This is an optimization exercise on Yosys and OpenROAD, whose aim is small area, a short achievable clock period and few clock cycles, not a production implementation. In this exercise RTL edits were held to simulation tests only and were not proved equivalent to the original.

[flow/design.v]
module pe #(
    parameter OUT_PE_WEIGHT_WIDTH  = 8,
    parameter OUT_PE_INPUT_WIDTH   = 8,
    parameter OUT_PE_SCRATCH_WIDTH = 22,
    parameter OUT_PE_FWD_WIDTH     = 22
)(
    input  wire                           w_clock,
    input  wire                           w_ready,      
    input  wire                           w_rw,
    input  wire                           w_stream,
    input  wire [OUT_PE_WEIGHT_WIDTH-1:0] w_weight,
    input  wire [OUT_PE_INPUT_WIDTH-1:0]  w_input,
    input  wire [OUT_PE_FWD_WIDTH-1:0]    w_fwd_in,
    output wire [OUT_PE_FWD_WIDTH-1:0]    w_out,
    output wire [OUT_PE_WEIGHT_WIDTH-1:0] w_wgt_out,
    output wire [OUT_PE_INPUT_WIDTH-1:0]  w_inp_out
);
    reg [OUT_PE_WEIGHT_WIDTH-1:0]  r_wgt;
    reg [OUT_PE_INPUT_WIDTH-1:0]   r_inp;
    reg [OUT_PE_FWD_WIDTH-1:0]     r_fwd;
    reg [OUT_PE_SCRATCH_WIDTH-1:0] r_scratch;
    reg [OUT_PE_SCRATCH_WIDTH-1:0] r_pipeline;
    always @(posedge w_clock) begin
        r_wgt <= w_weight;
        r_inp <= w_input;
        if (w_ready) begin
            if (r_pipeline != {OUT_PE_SCRATCH_WIDTH{1'b0}}) begin
                r_scratch <= r_scratch + r_pipeline;
                r_pipeline <= {OUT_PE_SCRATCH_WIDTH{1'b0}};
            end else begin
                r_scratch <= r_scratch;
                r_pipeline <= r_pipeline;
            end
            if (w_rw) begin
                if (w_weight != {OUT_PE_WEIGHT_WIDTH{1'b0}} && w_input != {OUT_PE_INPUT_WIDTH{1'b0}}) begin
                    r_pipeline <= w_weight * w_input;
                end 
                r_fwd <= (w_stream) ? w_fwd_in : r_fwd;
            end 
            else begin
                r_fwd <= r_fwd;
            end
        end else begin
            r_scratch <= {OUT_PE_SCRATCH_WIDTH{1'b0}};
            r_fwd <= {OUT_PE_FWD_WIDTH{1'b0}};
            r_pipeline <= {OUT_PE_SCRATCH_WIDTH{1'b0}};
        end
    end
    assign w_wgt_out = r_wgt;
    assign w_inp_out  = r_inp;
    assign w_out = (!w_ready || (w_rw && !w_stream)) ? 
        {OUT_PE_FWD_WIDTH{1'b0}} :
        (w_stream) ? r_fwd : r_scratch; 
endmodule
module os_array #(
    parameter N  = 4,
    parameter WW = 8,
    parameter IW = 8,
    parameter SW = 22
) (
    input  wire              clk,
    input  wire              rst,           
    input  wire              in_valid,
    output wire              in_ready,
    input  wire              in_last,
    input  wire [N*IW-1:0]   in_a,          
    input  wire [N*WW-1:0]   in_b,          
    output wire              out_valid,
    output wire [N*N*SW-1:0] out_c          
);
    localparam S_CLEAR = 2'd0;
    localparam S_RUN   = 2'd1;
    localparam S_DRAIN = 2'd2;
    localparam S_OUT   = 2'd3;
    localparam DRAIN_CYCLES = 2 * N;
    localparam CLEAR_CYCLES = 2 * N;
    reg [1:0] r_state;
    reg [4:0] r_count;
    wire w_accept = in_valid && in_ready;
    assign in_ready  = (r_state == S_RUN);
    assign out_valid = (r_state == S_OUT);
    always @(posedge clk) begin
        if (rst) begin
            r_state <= S_CLEAR;
            r_count <= 0;
        end else begin
            case (r_state)
                S_CLEAR: begin
                    if (r_count == CLEAR_CYCLES - 1) begin
                        r_state <= S_RUN;
                        r_count <= 0;
                    end else begin
                        r_count <= r_count + 1;
                    end
                end
                S_RUN: begin
                    if (w_accept && in_last) begin
                        r_state <= S_DRAIN;
                        r_count <= 0;
                    end
                end
                S_DRAIN: begin
                    if (r_count == DRAIN_CYCLES - 1) begin
                        r_state <= S_OUT;
                        r_count <= 0;
                    end else begin
                        r_count <= r_count + 1;
                    end
                end
                S_OUT: begin
                    r_state <= S_CLEAR;
                    r_count <= CLEAR_CYCLES - 1;
                end
            endcase
        end
    end
    wire w_pe_ready = (r_state != S_CLEAR);
    wire w_pe_rw    = (r_state != S_OUT);
    reg [IW-1:0] r_a_skew [0:N-1][0:N-1];
    reg [WW-1:0] r_b_skew [0:N-1][0:N-1];
    integer s, t;
    always @(posedge clk) begin
        for (s = 0; s < N; s = s + 1) begin
            r_a_skew[s][0] <= (w_accept && !rst) ? in_a[s*IW +: IW] : {IW{1'b0}};
            r_b_skew[s][0] <= (w_accept && !rst) ? in_b[s*WW +: WW] : {WW{1'b0}};
            for (t = 1; t < N; t = t + 1) begin
                r_a_skew[s][t] <= rst ? {IW{1'b0}} : r_a_skew[s][t-1];
                r_b_skew[s][t] <= rst ? {WW{1'b0}} : r_b_skew[s][t-1];
            end
        end
    end
    wire [IW-1:0] w_inp [0:N-1][0:N];
    wire [WW-1:0] w_wgt [0:N][0:N-1];
    genvar gi, gj;
    generate
        for (gi = 0; gi < N; gi = gi + 1) begin : g_edge
            assign w_inp[gi][0] = r_a_skew[gi][gi];
            assign w_wgt[0][gi] = r_b_skew[gi][gi];
        end
        for (gi = 0; gi < N; gi = gi + 1) begin : g_row
            for (gj = 0; gj < N; gj = gj + 1) begin : g_col
                pe #(
                    .OUT_PE_WEIGHT_WIDTH(WW),
                    .OUT_PE_INPUT_WIDTH(IW),
                    .OUT_PE_SCRATCH_WIDTH(SW),
                    .OUT_PE_FWD_WIDTH(SW)
                ) u_pe (
                    .w_clock   (clk),
                    .w_ready   (w_pe_ready),
                    .w_rw      (w_pe_rw),
                    .w_stream  (1'b0),
                    .w_weight  (w_wgt[gi][gj]),
                    .w_input   (w_inp[gi][gj]),
                    .w_fwd_in  ({SW{1'b0}}),
                    .w_out     (out_c[(gi*N+gj)*SW +: SW]),
                    .w_wgt_out (w_wgt[gi+1][gj]),
                    .w_inp_out (w_inp[gi][gj+1])
                );
            end
        end
    endgenerate
endmodule
[flow/run.sh]
#!/bin/bash
# synth_recipe.tcl (not shown) runs the flow's synth.tcl, then flattens the netlist and writes it again
# the make line also repeats each setting of config.mk as NAME=value (left out here)
make -C /OpenROAD-flow-scripts/flow DESIGN_CONFIG=/design/flow/config.mk WORK_HOME=/design/flow/orfs CLKGATE_MAP_FILE= SYNTH_SCRIPT=/design/flow/synth_recipe.tcl finish
[flow/config.mk]
export PLATFORM = sky130hd
export DESIGN_NAME = os_array
export DESIGN_NICKNAME = os_array
export VERILOG_FILES = /design/flow/design.v
export SDC_FILE = /design/flow/constraint.sdc
export NUM_CORES = 4
export LEC_CHECK = 0
export CAP_MARGIN = 20
export CORE_MARGIN = 2
export CORE_UTILIZATION = 40
export SLEW_MARGIN = 20
[flow/constraint.sdc]
create_clock -name core_clock -period 6.0 [get_ports {clk}]
set_input_delay 1.2000 -clock core_clock [delete_from_list [all_inputs] [get_ports {clk}]]
set_output_delay 1.2000 -clock core_clock [all_outputs]
set_load 0.01 [all_outputs]
==> impl_metrics.csv <==
group,metric,value,unit
sta,slew_headroom,0.3335,
worst_setup_path,reg2reg_to,"g_row[2].g_col[2].u_pe.r_pipeline[15]$_SDFF_PP0_",
synthesis,synth_top_area_cell,"dfxtp_1",
synthesis,synth_top_cells_by_area,"dfxtp_1 27%, fa_1 15%, ha_1 14%",
sta,final-hold-violation-count,0,
synthesis,synth.avg_cell_area,8.904,sq um
detailed_routing,drt-pass1-iter-count,7,
hold_path,worstHoldEndpoint,"r_a_skew[10][6]$_SDFF_PP0_",
synthesis,synth-simple-area-share,0.2284,
hold_path,worstHoldPathCells,1,
synthesis,ys_warns,6,
clocking,cts_tree,"done",
worst_setup_path,critical_path_peak_fanout,10,
worst_setup_path,element_type_at_the_critical_path_end,"flip-flop",
worst_setup_path,arrival,5.55,ns
global_routing,first_pass_grt_wire_length,343.2,mm
detailed_routing,detailed_route_iter0_violations,3136,
floorplanning,total_die_area,203900,sq um
sta,post-route-period-util,0.8109,
detailed_routing,viasPerCell,5.115,
floorplanning,placementRows,164,
synthesis,synth_edf_count,0,
sta,finalSetupTns,0,ns
worst_setup_path,rr_worst_depth,16,
clocking,cts.sinks,1063,
sta,grt_setup_unrepaired,"false",
clocking,max-clock-path-buffers,3,
global_routing,first_global_vias,64049,
sta,timing.fmax,205.5,MHz
sta,least_margin_pin_slew,0.9915,ns
layout,final.fill_count,19217,
flow_run,max-cap-violations,0,
sta,fin_hold_ws,0.4252,ns
synthesis,compound_gate_portion_of_the_synthesized_area,0.1099,
layout,final_layout_size_suffix_gt1_frac,0.03428,
placement,placement.io_buffers,421,
synthesis,synth-seq-area-share,0.2656,
clocking,clkTransAtPathRegs,0.06,ns
detailed_routing,wire_per_inst,17.36,microns
worst_setup_path,rrSetupSlack,1.13,ns
worst_setup_path,timing_worst_setup_path_type,"flip-flop to flip-flop",
clocking,post_cts.repair.setup_buffers,0,
global_routing,grt_max_degree,112,
floorplanning,boundary_pin_count,422,
floorplanning,die_w,451.5,microns
clocking,cts_max_level,4,
synthesis,main_combinational_cell_family_by_area_after_synthesis,"adder cells",
worst_setup_path,startpoint_type,"flip-flop",
synthesis,synth_largest_type_area_fraction,0.2656,
synthesis,post_synthesis_cell_type_count,88,
sta,slew_violations,0,
sta,minimum_period_implied_by_the_final_worst_setup_slack,4.865,ns
synthesis,synth_mux_area_frac,0.01157,
synthesis,netlist_area,80120,sq um
global_routing,grt_antenna_before_repair,8,
worst_setup_path,required,6.69,ns
synthesis,synthXorXnorAreaFrac,0.03793,
layout,area.growth.synth_to_final,15.45,%
worst_setup_path,crit-reg2reg-launch,"g_row[1].g_col[2].u_pe.r_wgt[5]$_DFF_P_",
layout,total_area_of_multi_input_combinational_cells,54950,sq um
placement,gpl.final_weighted_congestion,0.8952,
outcome,outcome,"finished clean",
synthesis,synthArstFlopShare,0,
synthesis,yosys.area_share.adder,0.2914,
synthesis,synth.ff_latch_count,1063,
detailed_routing,antenna_violating_nets_post_route,0,
hold_path,hp-start,"r_a_skew[9][6]$_SDFF_PP0_",
floorplanning,die_h,451.5,microns
synthesis,postSynthCellCount,8998,
clocking,cts_root_buffer_type,"clkbuf_16",
clocking,cts-resized-gates,0,
global_routing,gr-total-overflow,0,
layout,nNetsFinal,11067,
Testbench counts, summed over its fixed seeds: cycles 22,011.
[sequential cells by signal, summed over array words and instances, names as in the netlist]
register                     flops
g_row.g_col.u_pe.r_wgt          96
r_b_skew                        80
r_count                          5
r_state                          2
g_row.g_col.u_pe.r_scratch     352
g_row.g_col.u_pe.r_pipeline    352
g_row.g_col.u_pe.r_inp          96
r_a_skew                        80
[worst max-delay path, cell delays in order (launching register included)]
cell and delay, ns:
dfxtp_1 0.61, nand2_1 0.17, fa_1 0.53, fa_1 0.54
inv_1 0.05, fa_1 0.47, inv_1 0.05, fa_1 0.48
inv_1 0.04, ha_1 0.31, a21boi_0 0.16, o21a_1 0.20
o21ai_0 0.26, a21oi_1 0.15, o31a_1 0.26, or3_1 0.34
a21oi_1 0.15
[cell usage in the layout, fill, tap and decap left out, drive strengths merged, types with 59 or more instances in the layout]
| cell type | n |
|---|---|
| nor2b | 200 |
| a21o | 184 |
| ha | 919 |
| conb | 96 |
| fa | 592 |
| clkbuf | 177 |
| or3 | 66 |
| dfxtp | 1063 |
| clkdlybuf4s50 | 420 |
| nor3 | 168 |
| o21ai | 246 |
| nand3 | 95 |
| inv | 983 |
| and2 | 1252 |
| a21oi | 497 |
| nand2 | 468 |
| nor4 | 161 |
| xnor2 | 205 |
| nor2 | 750 |
| xor2 | 142 |
| and3 | 59 |
| mux2i | 87 |
[stage by stage]
step / worst slack (ns) / cell area, sq um
3_3_place_gp: 1.125 / 87740
4_1_cts: 1.099 / 92470
5_1_grt: 0.8192 / 92490
3_5_place_dp: 1.126 / 87750
6_report: 1.135 / 92500
2_1_floorplan: 1.714 / 80470
[Yosys cell counts (57+ instances only)]
cell	n
a21o_1	183
a21oi_1	495
and2_1	1252
and3_1	59
clkbuf_1	193
dfxtp_1	1063
fa_1	592
ha_1	919
inv_1	967
mux2i_1	87
nand2_1	468
nand3_1	95
nor2_1	750
nor2b_1	200
nor3_1	168
nor4_1	156
o21a_1	57
o21ai_0	238
or3_1	65
xnor2_1	205
xor2_1	142
[kinds of logic (layout without fill, tap and decap cells)]
logic type	count (synthesis)	after routing
compound gates	1382	1382
xor+xnor	347	347
fa+ha+maj	1511	1511
buf+inv	1174	1679
flops	1063	1063
mux	92	92
other cells	1	99
simple gates	3428	3428
[layer usage]
metal / vias up / wire length, microns / global-route usage
li1: 31015 / - / -
met1: 30189 / 93160 / 0.2599
met2: 1157 / 103800 / 0.3633
met3: 333 / 7501 / 0.02589
met4: 0 / 8302 / 0.08053
met5: - / 0 / 0
[worst max path at each step]
| stage | startpoint | end | slack, ns |
|---|---|---|---|
| 6_report | g_row[1].g_col[2].u_pe.r_wgt[5]$_DFF_P_ | g_row[2].g_col[2].u_pe.r_pipeline[15]$_SDFF_PP0_ | 1.13 |
| 5_1_grt | g_row[2].g_col[1].u_pe.r_wgt[5]$_DFF_P_ | g_row[3].g_col[1].u_pe.r_pipeline[13]$_SDFF_PP0_ | 0.82 |
| 4_1_cts | g_row[1].g_col[0].u_pe.r_wgt[2]$_DFF_P_ | g_row[2].g_col[0].u_pe.r_pipeline[15]$_SDFF_PP0_ | 1.10 |
| 3_5_place_dp | g_row[1].g_col[0].u_pe.r_wgt[2]$_DFF_P_ | g_row[2].g_col[0].u_pe.r_pipeline[15]$_SDFF_PP0_ | 1.13 |
| 3_3_place_gp | g_row[1].g_col[0].u_pe.r_wgt[2]$_DFF_P_ | g_row[2].g_col[0].u_pe.r_pipeline[15]$_SDFF_PP0_ | 1.12 |
| 2_1_floorplan | g_row[1].g_col[1].u_pe.r_wgt[5]$_DFF_P_ | g_row[2].g_col[1].u_pe.r_pipeline[15]$_SDFF_PP0_ | 1.71 |
[area by class of cell]
class                      count  area share
timing repair buffer         462     0.04930
inverter                     973     0.03950
multi-input combinational   6856      0.5941
sequential                  1063      0.2301
clock buffer                 177     0.04028
antenna                        3  0.00008116
clock inverter                67     0.01077
tap                         2656     0.03593
==> images/clock_wires.png <==
Bar = 100 microns.
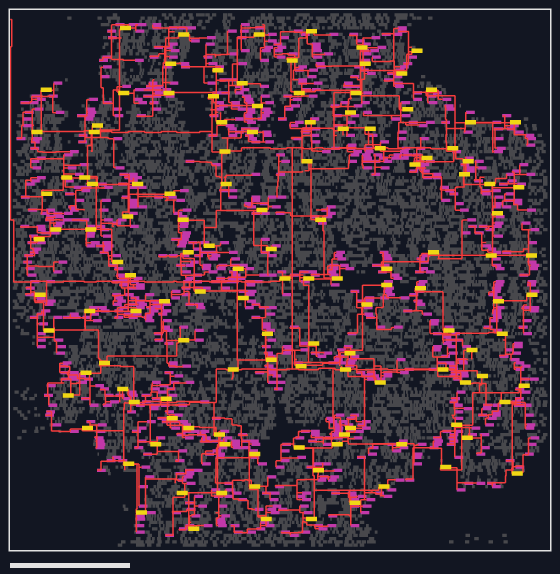
[clock-net drivers] yellow | count: 132
[clock wires] red | length: 15,900 microns
[flip-flops] magenta | count: 1,063
routed clock nets: 133
clock network latency to the later pin of the worst-skew pair: 0.80 ns
final worst clock skew: 0.03293 ns

==> images/util_map.png <==
The die is cut into 23 by 23 equal tiles; dark blue is low, red is high, 0 to 100% covered.
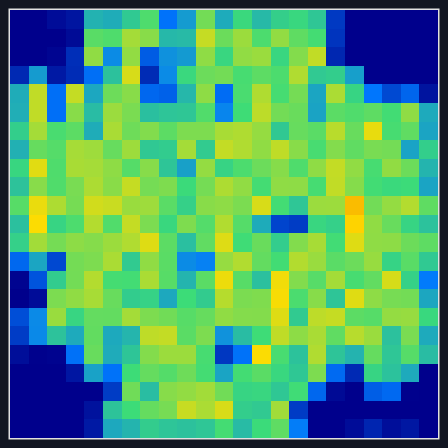
fullest tile: 79%
nearly empty tiles: 12%
emptiest ninth of the die: lower left
tiles over 75% full: 0.40%
final core utilization: 0.4638
Core Region: 199,500 sq um
Starting Density: 0.4017

==> images/m3.png <==
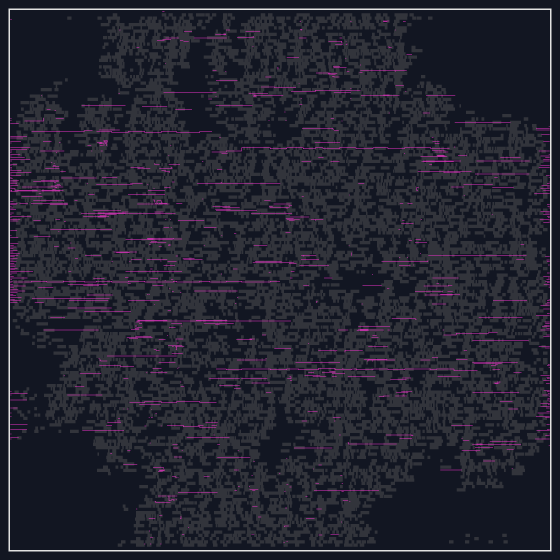
share of all routed wire: 3.5%
wire length on this layer: 7,500 microns
nets with wire on the layer: 550
total wirelength of the detailed-routed design: 212.7 mm
met3 usage: 0.02589
number of vias after detailed routing: 62,694

static timing again, ports no longer ideal:
No port has a modelled driver above. Below, the same layout with a new extraction and two added sets of constraints. Step 1: set_driving_cell puts a clkbuf_16 on clk and a buf_2 on each other input, an assumption about the parent block. Step 2 times the ports against the registers' clock, not the clock port: input delays grow and output delays shrink by t, the midpoint of the rising clock arrivals with the driver on. Slacks: ideal / step 1 / step 2; pairs: ideal / step 1.
t (ns): 0.877
slack for setup (ns): 1.135 / 1.135 / 1.135
worst register clock-pin slew, ns: 0.07 / 0.07
worst data-port slew with drivers (ns): 0.05
pins driven straight from the clock port: 1
After both steps setup and hold are still met in this run. For this run, drivers alone change the setup slack by 0.000 ns; drivers and shift together by 0.000 ns.
